Source: an optimization exercise on an open RTL-to-GDS flow (aim: small area). Production flows keep margins and buffers that such runs may drop. Only the layout flow was run in this run; the RTL was not checked for function there.

Figure 1. Met1 routing.
(1 px per um) Supply wires on this layer in grey.
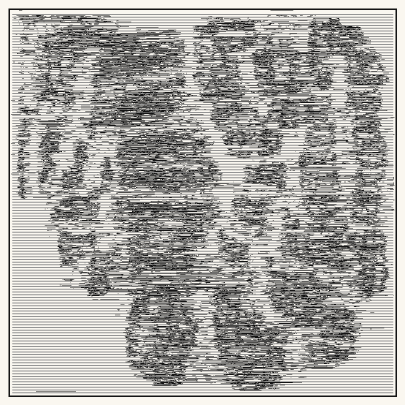
Figure 2. The metal 2 layer.
(1 px per um)
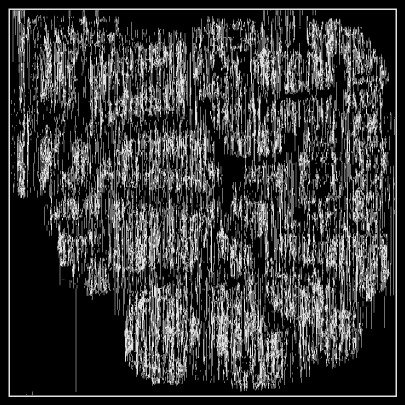
Figure 3. The metal 3 layer.
(1 px per um)
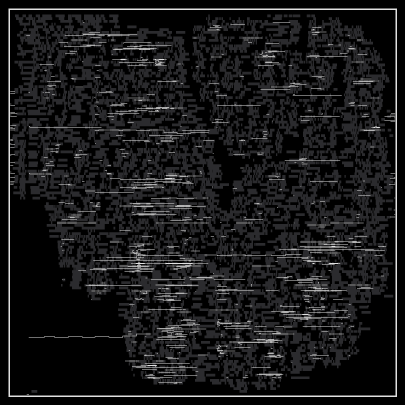
Figure 4. Met4 routing.
(1.5 px per um) Supply wires on this layer in grey.
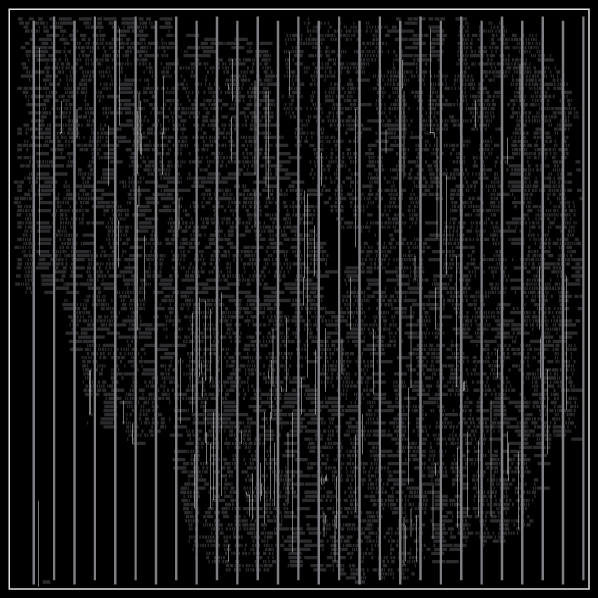
Figure 5. Track usage over the die.
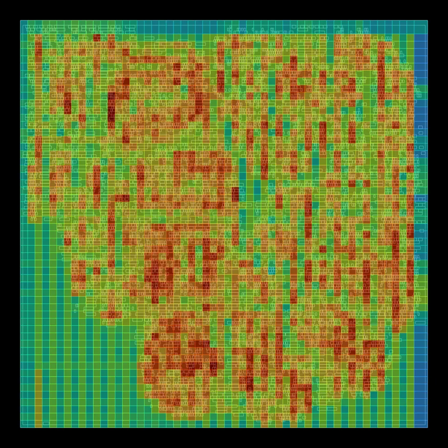
==> design/flow/design.v <==
module cordic_stage 	(input [15:0] x,
			input [15:0] y,
			input [15:0]z,
			input mode,
			input reset,
			input clock,
			input [2:0] stage,
			output reg [15:0] x_out,
			output reg [15:0] y_out,
			output reg [15:0] z_out,
			output reg mode_out,
			output [2:0] stage_out);
		reg [15:0] atan;
		always @*
		begin
			case (stage) 
				3'b000 : atan = 16'b0_0000000_11001001;
				3'b001 : atan = 16'b0_0000000_01110110;
				3'b010 : atan = 16'b0_0000000_00111110;
				3'b011 : atan = 16'b0_0000000_00011111;
				3'b100 : atan = 16'b0_0000000_00001111;
				3'b101 : atan = 16'b0_0000000_00000111;
				3'b110 : atan = 16'b0_0000000_00000011;
				3'b111 : atan = 16'b0_0000000_00000001;
			endcase
		end
		assign stage_out = stage + 1;
		always @(posedge clock or negedge reset)
		begin
			if (~reset)
			begin
				x_out <= 0;
				y_out <= 0;
				z_out <= 0;
				mode_out <= 0;
			end
			else
			begin
				mode_out <= mode;
				if (mode == 0)
				begin
					if (z[15] == 0)
					begin
						case (x[15]^y[15])
							1'b0 : x_out <= (x[14:0] > (y[14:0] >> stage) ) ? 
									{x[15], x[14:0] - (y[14:0] >> stage)} :
									{~x[15],(y[14:0] >> stage) - x[14:0]}; 
							1'b1 : x_out <= {x[15], x[14:0] + (y[14:0] >> stage)};
						endcase
						case (x[15]^y[15])
							1'b1 : y_out <= (y[14:0] > (x[14:0] >> stage) ) ? 
									{y[15], y[14:0] - (x[14:0] >> stage)} :
									{~y[15],(x[14:0] >> stage) - y[14:0]}; 
							1'b0 : y_out <= {y[15], y[14:0] + (x[14:0] >> stage)};
						endcase
						z_out <= (z[14:0] > atan[14:0]) ? z - atan : {~z[15],atan[14:0] - z[14:0]};
					end
					else
					begin
						case (x[15]^y[15])
							1'b1 : x_out <= (x[14:0] > (y[14:0] >> stage) ) ? 
									{x[15], x[14:0] - (y[14:0] >> stage)} :
									{~x[15],(y[14:0] >> stage) - x[14:0]};
							1'b0 : x_out <= {x[15], x[14:0] + (y[14:0] >> stage)};
						endcase
						case (x[15]^y[15])
							1'b0 : y_out <= (y[14:0] > (x[14:0] >> stage) ) ? 
									{y[15], y[14:0] - (x[14:0] >> stage)} :
									{~y[15],(x[14:0] >> stage) - y[14:0]};
							1'b1 : y_out <= {y[15], y[14:0] + (x[14:0] >> stage)};
						endcase
						z_out <= (z[14:0] > atan[14:0]) ? z - atan : {~z[15],atan[14:0] - z[14:0]};
					end
				end
				else
				begin
					if (y[15] == 1)
					begin
						case (x[15]^y[15])
							1'b0 : x_out <= (x[14:0] > (y[14:0] >> stage) ) ? 
									{x[15], x[14:0] - (y[14:0] >> stage)} :
									{~x[15],(y[14:0] >> stage) - x[14:0]};
							1'b1 : x_out <= {x[15], x[14:0] + (y[14:0] >> stage)};
						endcase
						case (x[15]^y[15])
							1'b1 : y_out <= (y[14:0] > (x[14:0] >> stage) ) ? 
									{y[15], y[14:0] - (x[14:0] >> stage)} :
									{~y[15],(x[14:0] >> stage) - y[14:0]}; 
							1'b0 : y_out <= {y[15], y[14:0] + (x[14:0] >> stage)};
						endcase
						case (z[15])
							1'b0 : z_out <= (z[14:0] > atan[14:0]) ? 
									{z[15], z[14:0] - atan[14:0]} :
									{~z[15],atan[14:0] - z[14:0]};
							1'b1 : z_out <= {z[15], z[14:0] + atan[14:0]};
						endcase
					end
					else
					begin
						case (x[15]^y[15])
							1'b1 : x_out <= (x[14:0] > (y[14:0] >> stage) ) ? 
									{x[15], x[14:0] - (y[14:0] >> stage)} :
									{~x[15],(y[14:0] >> stage) - x[14:0]};
							1'b0 : x_out <= {x[15], x[14:0] + (y[14:0] >> stage)};
						endcase
						case (x[15]^y[15])
							1'b0 : y_out <= (y[14:0] > (x[14:0] >> stage) ) ? 
									{y[15], y[14:0] - (x[14:0] >> stage)} :
									{~y[15],(x[14:0] >> stage) - y[14:0]};
							1'b1 : y_out <= {y[15], y[14:0] + (x[14:0] >> stage)};
						endcase
						case (z[15])
							1'b1 : z_out <= (z[14:0] > atan[14:0]) ? 
									{z[15], z[14:0] - atan[14:0]} :
									{~z[15],atan[14:0] - z[14:0]}; 
							1'b0 : z_out <= {z[15], z[14:0] + atan[14:0]};
						endcase
					end
				end
			end
		end
endmodule
module cordic 	(input op_mode,
		input [15:0] x_coordinate,
		input [15:0] y_coordinate,
		input [15:0] rotate_amount,
		input clock,
		input reset,
		output reg [15:0] x_or_phase_out,
		output reg [15:0] y_or_size_out
		);
		reg [15:0] x_in;
		reg [15:0] y_in;
		reg [15:0] z_in;
		reg mode_in;
		wire [15:0] connections_x [7:0];
		wire [15:0] connections_y [7:0];
		wire [15:0] connections_z [7:0];
		wire connections_mode [7:0];
		wire [2:0] connections_stage [7:0];
		wire [15:0] outx;
		wire [15:0] outy;
		wire [15:0] outz;
		wire [32:0] holderx;
		wire [14:0] divx;
		wire [14:0] divy;
		wire [32:0] holdery;
		assign outx = connections_x[7];
		assign outy = connections_y[7];
		assign outz = connections_z[7];
		assign holderx = outx[14:0];
		assign divx = (holderx << 8) / 15'b00000001_10100101;
		assign holdery = outy[14:0];
		assign divy = (holdery << 8) / 15'b00000001_10100101;
		always @(posedge clock or negedge reset)
		begin
			if (~reset)
			begin
				x_in <= 0;
				y_in <= 0;
				z_in <= 0;
				x_or_phase_out <= 0;
				y_or_size_out <= 0;
			end
			else
			begin
				mode_in <= op_mode;
				if (connections_mode[7] == 0)
				begin
					x_or_phase_out <= {outx[15], divx};
					y_or_size_out <= {outy[15], divy};
				end
				else
				begin
					y_or_size_out <= {outx[15], divx};
					x_or_phase_out <= outz;
				end
				if(op_mode == 0)
				begin
					if (rotate_amount[14:0] <= (15'b0000011_00100100 >> 1))
					begin
						z_in <= rotate_amount;
						x_in <= x_coordinate;
						y_in <= y_coordinate;
					end
					else
					begin
						if (rotate_amount[15] == 1)
						begin
							x_in <= y_coordinate;
							y_in <= {~x_coordinate[15],x_coordinate[14:0]};
							z_in <= {rotate_amount[15],rotate_amount[14:0] - (15'b0000011_00100100 >> 1)};
						end
						else
						begin
							y_in <= x_coordinate;
							x_in <= {~y_coordinate[15],y_coordinate[14:0]};
							z_in <= rotate_amount - (16'b0_0000011_00100100>>1);
						end
					end
				end
				else
				begin
					if (x_coordinate[15] == 0)
					begin
						z_in <= 0;
						x_in <= x_coordinate;
						y_in <= y_coordinate;
					end
					else
					begin
						if (y_coordinate[15] == 0)
						begin
							x_in <= y_coordinate;
							y_in <= {~x_coordinate[15],x_coordinate[14:0]};
							z_in <= (16'b0_0000011_00100100 >> 1);
						end
						else
						begin
							y_in <= x_coordinate;
							x_in <= {~y_coordinate[15],y_coordinate[14:0]};
							z_in <= 16'b1_0000001_10010010;  
						end
					end
				end
			end
		end
		wire [2:0] gnd;
		assign gnd = 0;
		cordic_stage s0 (x_in, y_in, z_in, mode_in, reset, clock, gnd,
				 connections_x[0], connections_y[0], connections_z[0], connections_mode[0], connections_stage[0]);
		genvar i;
		generate
			for (i = 1; i < 8; i = i + 1) begin : stages
				cordic_stage  s0 (connections_x[i - 1],
							connections_y[i - 1],
							connections_z[i - 1],
							connections_mode[i - 1],
							reset,
							clock,
							connections_stage[i - 1],
							connections_x[i], 
							connections_y[i],
							connections_z[i],
							connections_mode[i],
							connections_stage[i]);
			end
		endgenerate
endmodule
==> design/flow/run.sh <==
#!/bin/bash
# synth_recipe.tcl (not shown) runs the flow's synth.tcl, then flattens the netlist and writes it again
# the make line also repeats each setting of config.mk as NAME=value (left out here)
make -C /OpenROAD-flow-scripts/flow DESIGN_CONFIG=/design/flow/config.mk WORK_HOME=/design/flow/orfs CLKGATE_MAP_FILE= SYNTH_SCRIPT=/design/flow/synth_recipe.tcl finish
==> design/flow/config.mk <==
export PLATFORM = sky130hd
export DESIGN_NAME = cordic
export DESIGN_NICKNAME = cordic
export VERILOG_FILES = /design/flow/design.v
export SDC_FILE = /design/flow/constraint.sdc
export NUM_CORES = 4
export LEC_CHECK = 0
export ABC_AREA = 1
export CAP_MARGIN = 20
export CORE_MARGIN = 2
export CORE_UTILIZATION = 40
export SLEW_MARGIN = 20
==> design/flow/constraint.sdc <==
create_clock -name core_clock -period 16.0 [get_ports {clock}]
set_input_delay 3.2000 -clock core_clock [delete_from_list [all_inputs] [get_ports {clock}]]
set_output_delay 3.2000 -clock core_clock [all_outputs]
set_load 0.01 [all_outputs]
==> run_summary.xml <==
<?xml version="1.0" encoding="UTF-8"?>
<metrics>
  <group name="run_status">
    <metric name="run_status" unit="">no timing/DRC/antenna violations</metric>
  </group>
  <group name="timing">
    <metric name="timing_hold_violations_final" unit="">0</metric>
    <metric name="grt_setup_unrepaired" unit="">false</metric>
    <metric name="normalized_max_slew_margin" unit="%">33.3</metric>
    <metric name="timing.final.max_slew_violations" unit="">0</metric>
    <metric name="setup_viol" unit="">0</metric>
    <metric name="worst_hold_check_slack" unit="ns">0.433</metric>
    <metric name="minimum_clock_period_after_layout" unit="ns">13.44</metric>
  </group>
  <group name="yosys">
    <metric name="synth_compound_gate_area_share" unit="%">17.5</metric>
    <metric name="mapped_avg_cell_area" unit="sq um">6.69</metric>
    <metric name="ys_async_sr_fraction" unit="%">99.8</metric>
    <metric name="postSynthCellCount" unit="">8698</metric>
    <metric name="synth.ff_latch_count" unit="">472</metric>
    <metric name="synthTopCellsByCount" unit="">nand2_1, inv_1, nor2_1</metric>
    <metric name="synthDominantAreaCellType" unit="">dfrtp_1</metric>
    <metric name="yosys-top-cells-area" unit="">dfrtp_1, ha_1, nand2_1</metric>
    <metric name="synth_adder_area_share" unit="%">13.6</metric>
    <metric name="number_of_library_cell_types_mapped_by_synthesis" unit="">90</metric>
    <metric name="yosys_most_used_dff" unit="">dfrtp_1</metric>
    <metric name="mappedNetlistArea" unit="sq um">58200</metric>
    <metric name="synth_top_family_by_area" unit="">simple AND/OR/NAND/NOR gates</metric>
    <metric name="muxShareOfSynthArea" unit="%">0.740</metric>
    <metric name="synthesis.nets" unit="">9353</metric>
    <metric name="synth_top_cell_area_share" unit="%">20.3</metric>
  </group>
  <group name="finish">
    <metric name="syn_to_final_growth" unit="%">7.34</metric>
    <metric name="mostFrequentLayoutCell" unit="">nand2_1</metric>
    <metric name="sequential_cell_total" unit="">472</metric>
    <metric name="multiInputGateArea" unit="sq um">40300</metric>
    <metric name="insertedDiodeCount" unit="">1</metric>
    <metric name="biggest_regs" unit="">stages.s0.x_out: 112 flops, stages.s0.y_out: 112 flops, stages.s0.z_out: 112 flops</metric>
    <metric name="fill_cells" unit="">15000</metric>
    <metric name="fin_area" unit="sq um">62500</metric>
    <metric name="layout_common_cells" unit="">nand2_1, inv_1, nor2_1</metric>
    <metric name="final-nonclk-buf-share" unit="%">1.52</metric>
    <metric name="final_net_count" unit="">9295</metric>
    <metric name="multiInputCombCellCount" unit="">6694</metric>
    <metric name="final.signal_buffer_count" unit="">95</metric>
    <metric name="layout.cells.largest_class" unit="">multi-input gates</metric>
    <metric name="num-nonclk-inverters" unit="">1319</metric>
  </group>
  <group name="job">
    <metric name="max-cap-violations" unit="">0</metric>
  </group>
  <group name="routing">
    <metric name="post_drt_via_cell_ratio" unit="">5.34</metric>
    <metric name="highest_layer" unit="">met5</metric>
    <metric name="ant_nets" unit="">0</metric>
    <metric name="post-route-drc-count" unit="">0</metric>
  </group>
  <group name="global_route">
    <metric name="first_global_vias" unit="">53800</metric>
    <metric name="grt_antenna_before_repair" unit="">3</metric>
  </group>
  <group name="floorplan">
    <metric name="fp-row-count" unit="">139</metric>
    <metric name="start_util" unit="%">40.4</metric>
    <metric name="taps" unit="">1903</metric>
    <metric name="die_h" unit="um">385</metric>
    <metric name="boundaryPins" unit="">83</metric>
    <metric name="die_area" unit="sq um">149000</metric>
    <metric name="fp.coreArea" unit="sq um">144000</metric>
  </group>
  <group name="worst_setup_path">
    <metric name="cp-startpoint" unit="">stages[7].s0.x_out[9]</metric>
    <metric name="path_max_fanout" unit="">19</metric>
    <metric name="worst-setup-path-type" unit="">register to register</metric>
    <metric name="crit_path_start_kind" unit="">register</metric>
    <metric name="cp.required" unit="ns">16.53</metric>
    <metric name="timing.critical_path.arrival" unit="ns">13.97</metric>
    <metric name="setup.worst_path.end_class" unit="">register</metric>
    <metric name="ff2ff_setup_slack" unit="ns">2.56</metric>
    <metric name="cp.buffers_inverters" unit="">10</metric>
    <metric name="rr_worst_depth" unit="">102</metric>
    <metric name="crit_cells" unit="">102</metric>
  </group>
  <group name="placed_design">
    <metric name="place_area" unit="sq um">60500</metric>
    <metric name="place_worst_setup_slack" unit="ns">2.77</metric>
  </group>
  <group name="clocking">
    <metric name="cts.sinks" unit="">472</metric>
    <metric name="numCtsBuffers" unit="">58</metric>
    <metric name="clock_insertion_delay_worst_skew" unit="ns">0.69</metric>
    <metric name="cts-root-buf" unit="">clkbuf_16</metric>
    <metric name="cts-root-to-sink-buffers" unit="">3</metric>
    <metric name="clkSlewWorstSetupHoldPaths" unit="ns">0.06</metric>
    <metric name="cts_hold_buffers" unit="">0</metric>
    <metric name="post_cts.resized_instances" unit="">0</metric>
  </group>
  <group name="hold_path">
    <metric name="hold_path.startpoint" unit="">stages[1].s0.z_out[0]</metric>
    <metric name="worst_hold_path.endpoint" unit="">stages[2].s0.z_out[0]</metric>
  </group>
</metrics>
## Picture notes: Figure 1
The layer holds 46% of the routed length. The wires run mostly horizontal. The longest straight run is 98.9 um. The layer carries 80.2 mm of wire. 8523 nets have wire on it.
total wire length: 173 mm
met1 track utilization from global routing: 31.2%
overall via count from detail_route: 56.5k

## Picture notes: Figure 2
The layer carries 79.9 mm of wire. The wires run mostly vertical.

## Picture notes: Figure 3
The longest straight run is 109 um. 631 nets have wire on it. The wires run mostly horizontal.
met3 usage in global routing: 2.29%

## Picture notes: Figure 4
The longest straight run is 138 um. 87 nets have wire on it. The layer carries 4350 um of wire. The layer holds 2.5% of the routed length.

## Picture notes: Figure 5
met2 Resource Use GR: 38.3%
Tot GR Track Use: 22.8%
Most Used Layer, Global Route: met2
wire length per cell after detailed routing: 16.3 um

## re-timing with driven ports
The flow's constraints put no driver on any port. The routed layout listed below was extracted and timed again, unchanged, in two steps. Step 1: set_driving_cell puts a clkbuf_16 on clock and a buf_2 on each other input, an assumption about the parent block. Step 2 times the ports against the registers' clock, not the clock port: input delays grow and output delays shrink by t, the midpoint of the rising clock arrivals with the driver on. Three values: no drivers, after step 1, after step 2; two values: the first two.
shift t [ns]: 0.747
slack for setup (ns): 2.556 / 2.556 / 2.556
worst setup path after step 2: register to register
worst data-port slew with drivers (ns): 0.06
After both steps setup and hold are still met in this run. The setup slack of this run moves by 0.000 ns with the drivers and by 0.000 ns with both steps.
